Background: an optimization exercise with open tools, aiming at small area and a short achievable clock period. Do not read the settings as production practice.
The RTL was checked by simulation tests, not by an equivalence proof against the original design.

Figure 1. Pin map.
The bar under the picture is 100 um long. Pins as bars across the die edge, other pins in grey.
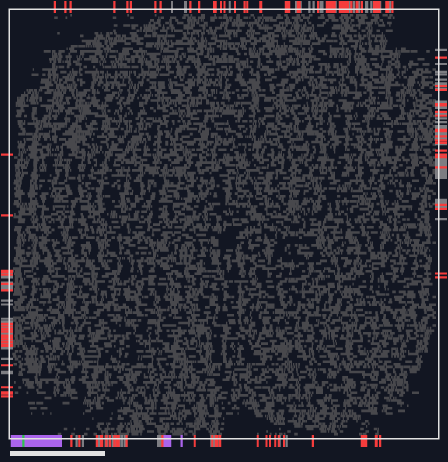
Figure 2. Flops by top-level scope.
The bar under the picture is 100 um long. Other sequential cells in the stronger grey, the rest of the logic in the fainter grey.
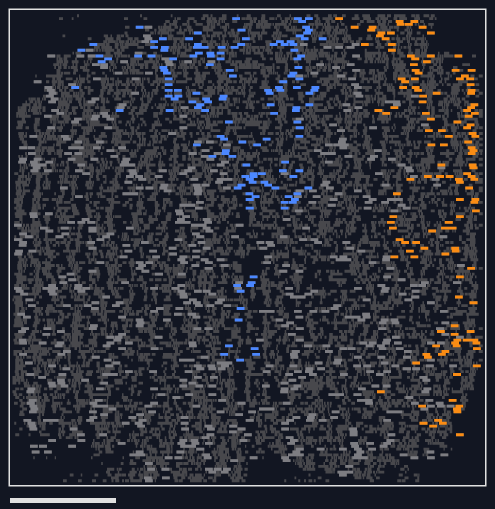
Figure 3. Cells coloured by class.
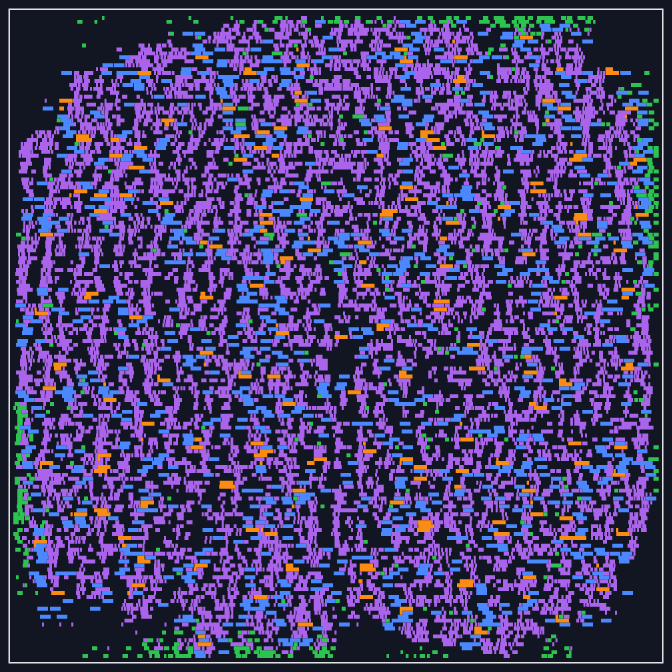
Figure 4. Cell placement.
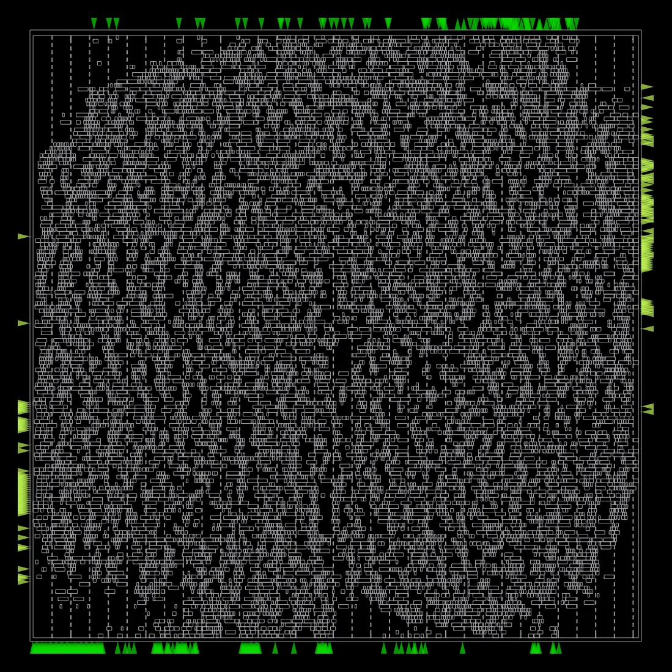
Figure 5. I/O nets highlighted.
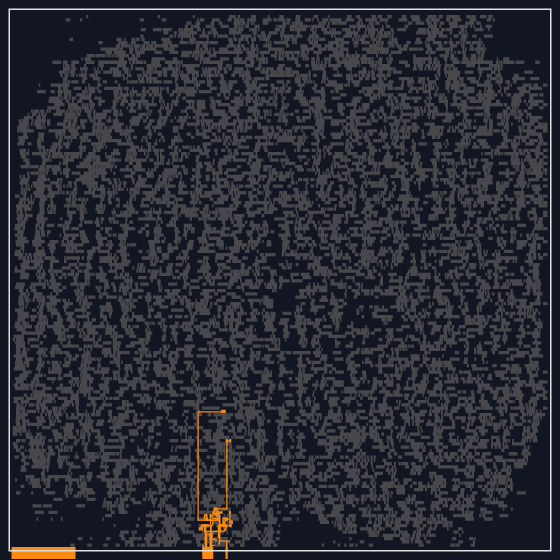
### run.sh
#!/bin/bash
# synth_recipe.tcl (not shown) runs the flow's synth.tcl, then flattens the netlist and writes it again
# the make line also repeats each setting of config.mk as NAME=value (left out here)
make -C /OpenROAD-flow-scripts/flow DESIGN_CONFIG=/design/flow/config.mk WORK_HOME=/design/flow/orfs CLKGATE_MAP_FILE= SYNTH_SCRIPT=/design/flow/synth_recipe.tcl finish
### config.mk
export PLATFORM = sky130hd
export DESIGN_NAME = PIPO_blockcipher_verilog
export DESIGN_NICKNAME = PIPO_blockcipher_verilog
export VERILOG_FILES = /design/flow/design.v
export SDC_FILE = /design/flow/constraint.sdc
export NUM_CORES = 4
export LEC_CHECK = 0
export ABC_AREA = 1
export CAP_MARGIN = 20
export CORE_MARGIN = 2
export CORE_UTILIZATION = 40
export SLEW_MARGIN = 20
### constraint.sdc
create_clock -name core_clock -period 4.0 [get_ports {clk}]
set_input_delay 0.8000 -clock core_clock [delete_from_list [all_inputs] [get_ports {clk}]]
set_output_delay 0.8000 -clock core_clock [all_outputs]
set_load 0.01 [all_outputs]
### design.v
module Buffer(input logic clk, input logic reset, input logic [63:0] in,
					output logic [63:0] out);
	  always_ff @(posedge clk)
    begin
		 if(reset)
			out <= 0;
		 else
			out <= in;
    end
endmodule : Buffer
module xorKey(input logic [63:0] counter, input logic [63:0] key,
					output logic [63:0] result);
		assign result = {counter[63:56] ^ key[63:56], key[55:0]};
endmodule
module xorData(input logic [63:0] data, input logic [63:0] key,
					output logic [63:0] result);
		assign result = key ^ data;
endmodule
module S_layer(input logic [63:0] in, output logic [63:0] X);
logic [7:0] X0, X1, X2, X3, X4, X5, X6, X7;
logic [7:0] T0, T1, T2;
always_comb
	begin
	X0 = in[63:56];
	X1 = in[55:48];
	X2 = in[47:40];
	X3 = in[39:32];
	X4 = in[31:24];
	X5 = in[23:16];
	X6 = in[15:8];
	X7 = in[7:0];
	X5 = X5 ^ (X7 & X6);
	X4 = X4 ^ (X3 & X5);
	X7 = X7 ^ X4;
	X6 = X6 ^ X3;
	X3 = X3 ^ (X4 | X5);
	X5 = X5 ^ X7;
	X4 = X4 ^ (X5 & X6);
	X2 = X2 ^ (X1 & X0);
	X0 = X0 ^ (X2 | X1);
	X1 = X1 ^ (X2 | X0);
	X2 = ~X2;
	X7 = X7 ^ X1;
	X3 = X3 ^ X2;
	X4 = X4 ^ X0;
	T0 = X7;
	T1 = X3;
	T2 = X4;
	X6 = X6 ^ (T0 & X5);
	T0 = T0 ^ X6;
	X6 = X6 ^ (T2 | T1);
	T1 = T1 ^ X5;
	X5 = X5 ^ (X6 | T2);
	T2 = T2 ^ (T1 & T0);
	X2 = X2 ^ T0;
	T0 = X1 ^ T2;
	X1 = X0 ^ T1;
	X0 = X7;
	X7 = T0;
	T1 = X3;
	X3 = X6;
	X6 = T1;
	T2 = X4;
	X4 = X5;
	X5 = T2;
	X = {X0, X1, X2, X3, X4, X5, X6, X7};
	end
endmodule
module R_layer(input logic [63:0] in, output logic [63:0] X);
	logic [7:0] in1, in2, in3, in4, in5, in6, in7;
	assign in1 = in[55:48];
	assign in2 = in[47:40];
	assign in3 = in[39:32];
	assign in4 = in[31:24];
	assign in5 = in[23:16];
	assign in6 = in[15:8];
	assign in7 = in[7:0];
always_comb
	begin
		X[63:56] = in[63:56];
		X[55:48] = (in1 << 7) | (in1 >> 1);
		X[47:40] = (in2 << 4) | (in2 >> 4);
		X[39:32] = (in3 << 3) | (in3 >> 5);
		X[31:24] = (in4 << 6) | (in4 >> 2);
		X[23:16] = (in5 << 5) | (in5 >> 3);
		X[15:8]  = (in6 << 1) | (in6 >> 7);
		X[7:0]   = (in7 << 2) | (in7 >> 6);
	end
endmodule
module make_FirstData(input logic [63:0] in,
							output logic [63:0] out);
		assign out = in;
endmodule
module expandKey_0(input logic [127:0] key, 
						output logic [63:0] f_key );
	assign f_key = key[127:64];
endmodule
module expandKey_1(input logic [127:0] key, 
						output logic [63:0] s_key );
	assign s_key = key[63:0];
endmodule
module setCounter(input logic clk, input logic reset, input logic [63:0] counter,
								output logic [63:0] result);
		logic [63:0] tmp;
		assign tmp = {counter[63:56] + 8'd1, counter[55:0]};
		Buffer bc(clk, reset, tmp, result);
endmodule
module runRound(input logic clk, input logic reset, input logic [63:0] data, input logic [63:0] key, input logic [63:0] counter,
								output logic [63:0] nextData, output logic [63:0] check);
	logic [63:0] tempKey, tempData, wires0, wires1;
	S_layer sl(data, wires0);
	R_layer rl(wires0, wires1);
	xorKey xk(counter, key, tempKey);
	xorData xd(wires1 , tempKey, tempData);
	Buffer bufferData(clk, reset, tempData, nextData);
	Buffer bufferKey2(clk, reset, wires1, check);
endmodule
module PIPO_blockcipher_verilog(input logic clk, input logic reset, input logic [63:0] data_in, input logic [127:0] key_in, input logic [63:0] counter_in,
					output logic [63:0] result);
	logic [63:0] roundKey0, roundKey1;
	logic [15*64-1:0] roundData;
	logic [15*64-1:0] roundCounter;
	logic [63:0] temp1, temp2;
	expandKey_0 fk(key_in, roundKey0);  
	expandKey_1 sk(key_in, roundKey1);  
	make_FirstData mf(data_in, roundData[0 +: 64]);
	make_FirstData mfc(counter_in, roundCounter[0 +: 64]);
	genvar i;
	genvar j;
	generate
		for(i=0; i<7; i++)
		begin : first
			for(j=0; j<2; j++)
			begin :second
				if(i==0 && j==0)
				begin
					xorKey xk(roundCounter[0 +: 64], roundKey0, temp1);
					xorData xd(roundData[0 +: 64], temp1, temp2);
					Buffer bp2(clk,reset, temp2, roundData[64 +: 64]);
					setCounter bc(clk,reset, roundCounter[0 +: 64], roundCounter[64 +: 64]);	
				end
				else
				begin
					runRound brk(.clk(clk), .reset(reset), .data(roundData[(i*2+j)*64 +: 64]), .key(j ? roundKey1 : roundKey0),
						.counter(roundCounter[(i*2+j)*64 +: 64]), .nextData(roundData[(i*2+j+1)*64 +: 64]), .check());
					setCounter bc(clk,reset, roundCounter[(i*2+j)*64 +: 64], roundCounter[(i*2+j+1)*64 +: 64]);	
				end
			end:second
		end:first
	endgenerate
	assign result = roundData[14*64 +: 64];	
endmodule
==> flow_summary.json <==
{
  "cts-root-buf": "clkbuf_16",
  "yosysTopAreaCell": "dfxtp_1",
  "drc_errors": 0,
  "crit_fanout": 5,
  "grt_pass1_wl_mm": 547,
  "netlist_area_um2": 79600,
  "timing.rr.end": "first[1].second[1].genblk1.brk.bufferData.out[40]",
  "clk_latency_ns": 0.81,
  "wl_met1_mm": 147,
  "tightest_slew_ns": 1.17,
  "die_area_um2": 203000,
  "nNetsFinal": 13000,
  "max_freq_ghz": 0.337,
  "clock-sinks": 1000,
  "clock_path_buffers": 3,
  "layout_setup_ws_ns": 1.04,
  "slowest_delay_ns": 0.60,
  "period_needed_ns": 2.96,
  "met1_usage": 0.435,
  "dr_wl_met2_mm": 172,
  "multi_input_area_um2": 52600,
  "maxUsedRoutingLayer": "met5",
  "layout_common_cells": "nand2_1, nand3_1, inv_1",
  "largest_reg_flops": 832,
  "comb.multi_input.count": 9433,
  "critPathKind": "flip-flop to flip-flop",
  "timing.critical_path.buf_inv": 1,
  "slew_headroom": 0.220,
  "grtUsageMet2": 0.590,
  "io_buffers": 265,
  "setup_viol": 0,
  "slew_violations": 0,
  "synth_simple_gate_area_frac": 0.411,
  "worstHoldPathCells": 2,
  "dieWidth_um": 450,
  "r2r-start": "first[1].second[0].genblk1.brk.bufferData.out[52]",
  "wl_per_cell_um": 25.7,
  "outcome": "no timing/DRC/antenna violations",
  "cts.htree.levels": 4,
  "cp_common_cell": "nand2_1",
  "drt-total-wl_mm": 398,
  "gr-usage-met3": 0.0752,
  "io_pins": 322,
  "cp-start-kind": "flip-flop",
  "dominant_cells": "multi-input combinational cells",
  "clkCellAreaFrac": 0.0505,
  "met3_wirelength_mm": 34.0,
  "vias": 85100,
  "crit_path_start": "first[1].second[0].genblk1.brk.bufferData.out[52]",
  "ys.flop_type": "dfxtp_1",
  "buffers": 468
}
Back to the opening pictures, Figure 1:
| colour | port | pins | direction | edge |
|---|---|---|---|---|
| green | `clk` | 1 | input | south |
| purple | `counter_in` | 64 | input | south |
| red | `key_in` | 128 | input | 53 north, 33 south, 22 west, 20 east |

Back to the opening pictures, Figure 2:
| colour | scope | flops | where |
|---|---|---|---|
| blue | `first[3]` | 144 | north |
| orange | `first[6]` | 136 | a vertical strip on the right |
not coloured: 720

Back to the opening pictures, Figure 3:
| colour | class | cells | share of their area |
|---|---|---|---|
| purple | combinational and other logic | 11095 | 67% |
| green | remaining buffers and delay cells | 468 | 4.8% |
| orange | clock drivers and dummy loads | 237 | 5.3% |
| blue | sequential cells | 1000 | 23% |

Back to the opening pictures, Figure 4:
Finished Layout Cells: 15500
Rows: 163
fin util: 0.461
tap cells: 2640
Seq/total area: 0.220

Back to the opening pictures, Figure 5:
| colour | port | direction | end cells | buffers | wire |
|---|---|---|---|---|---|
| orange | `counter_in` | input | 29 | 8 | 564 um |

## afterwards: timing with drivers on the ports
In the flow no input, the clock included, has a driving cell. The finished layout below was timed again as built, in two steps.
Step 1 assumes that a clkbuf_16 drives the clock port and a buf_2 every other input.
Step 2 also shifts input and output timing later by t, the mid clock arrival at the registers, as if the neighbouring blocks saw the same clock.
a / b / c = ideal ports / drivers / drivers and shift; a / b = the first two.
t (ns): 0.901
setup slack, ns: 1.036 / 1.036 / 0.837
latest minus earliest clock arrival (ns): 0.038 / 0.037
worst data-port slew with drivers (ns): 0.09
After both steps this run still meets setup and hold. For this run, drivers alone change the setup slack by 0.000 ns; drivers and shift together by -0.199 ns.
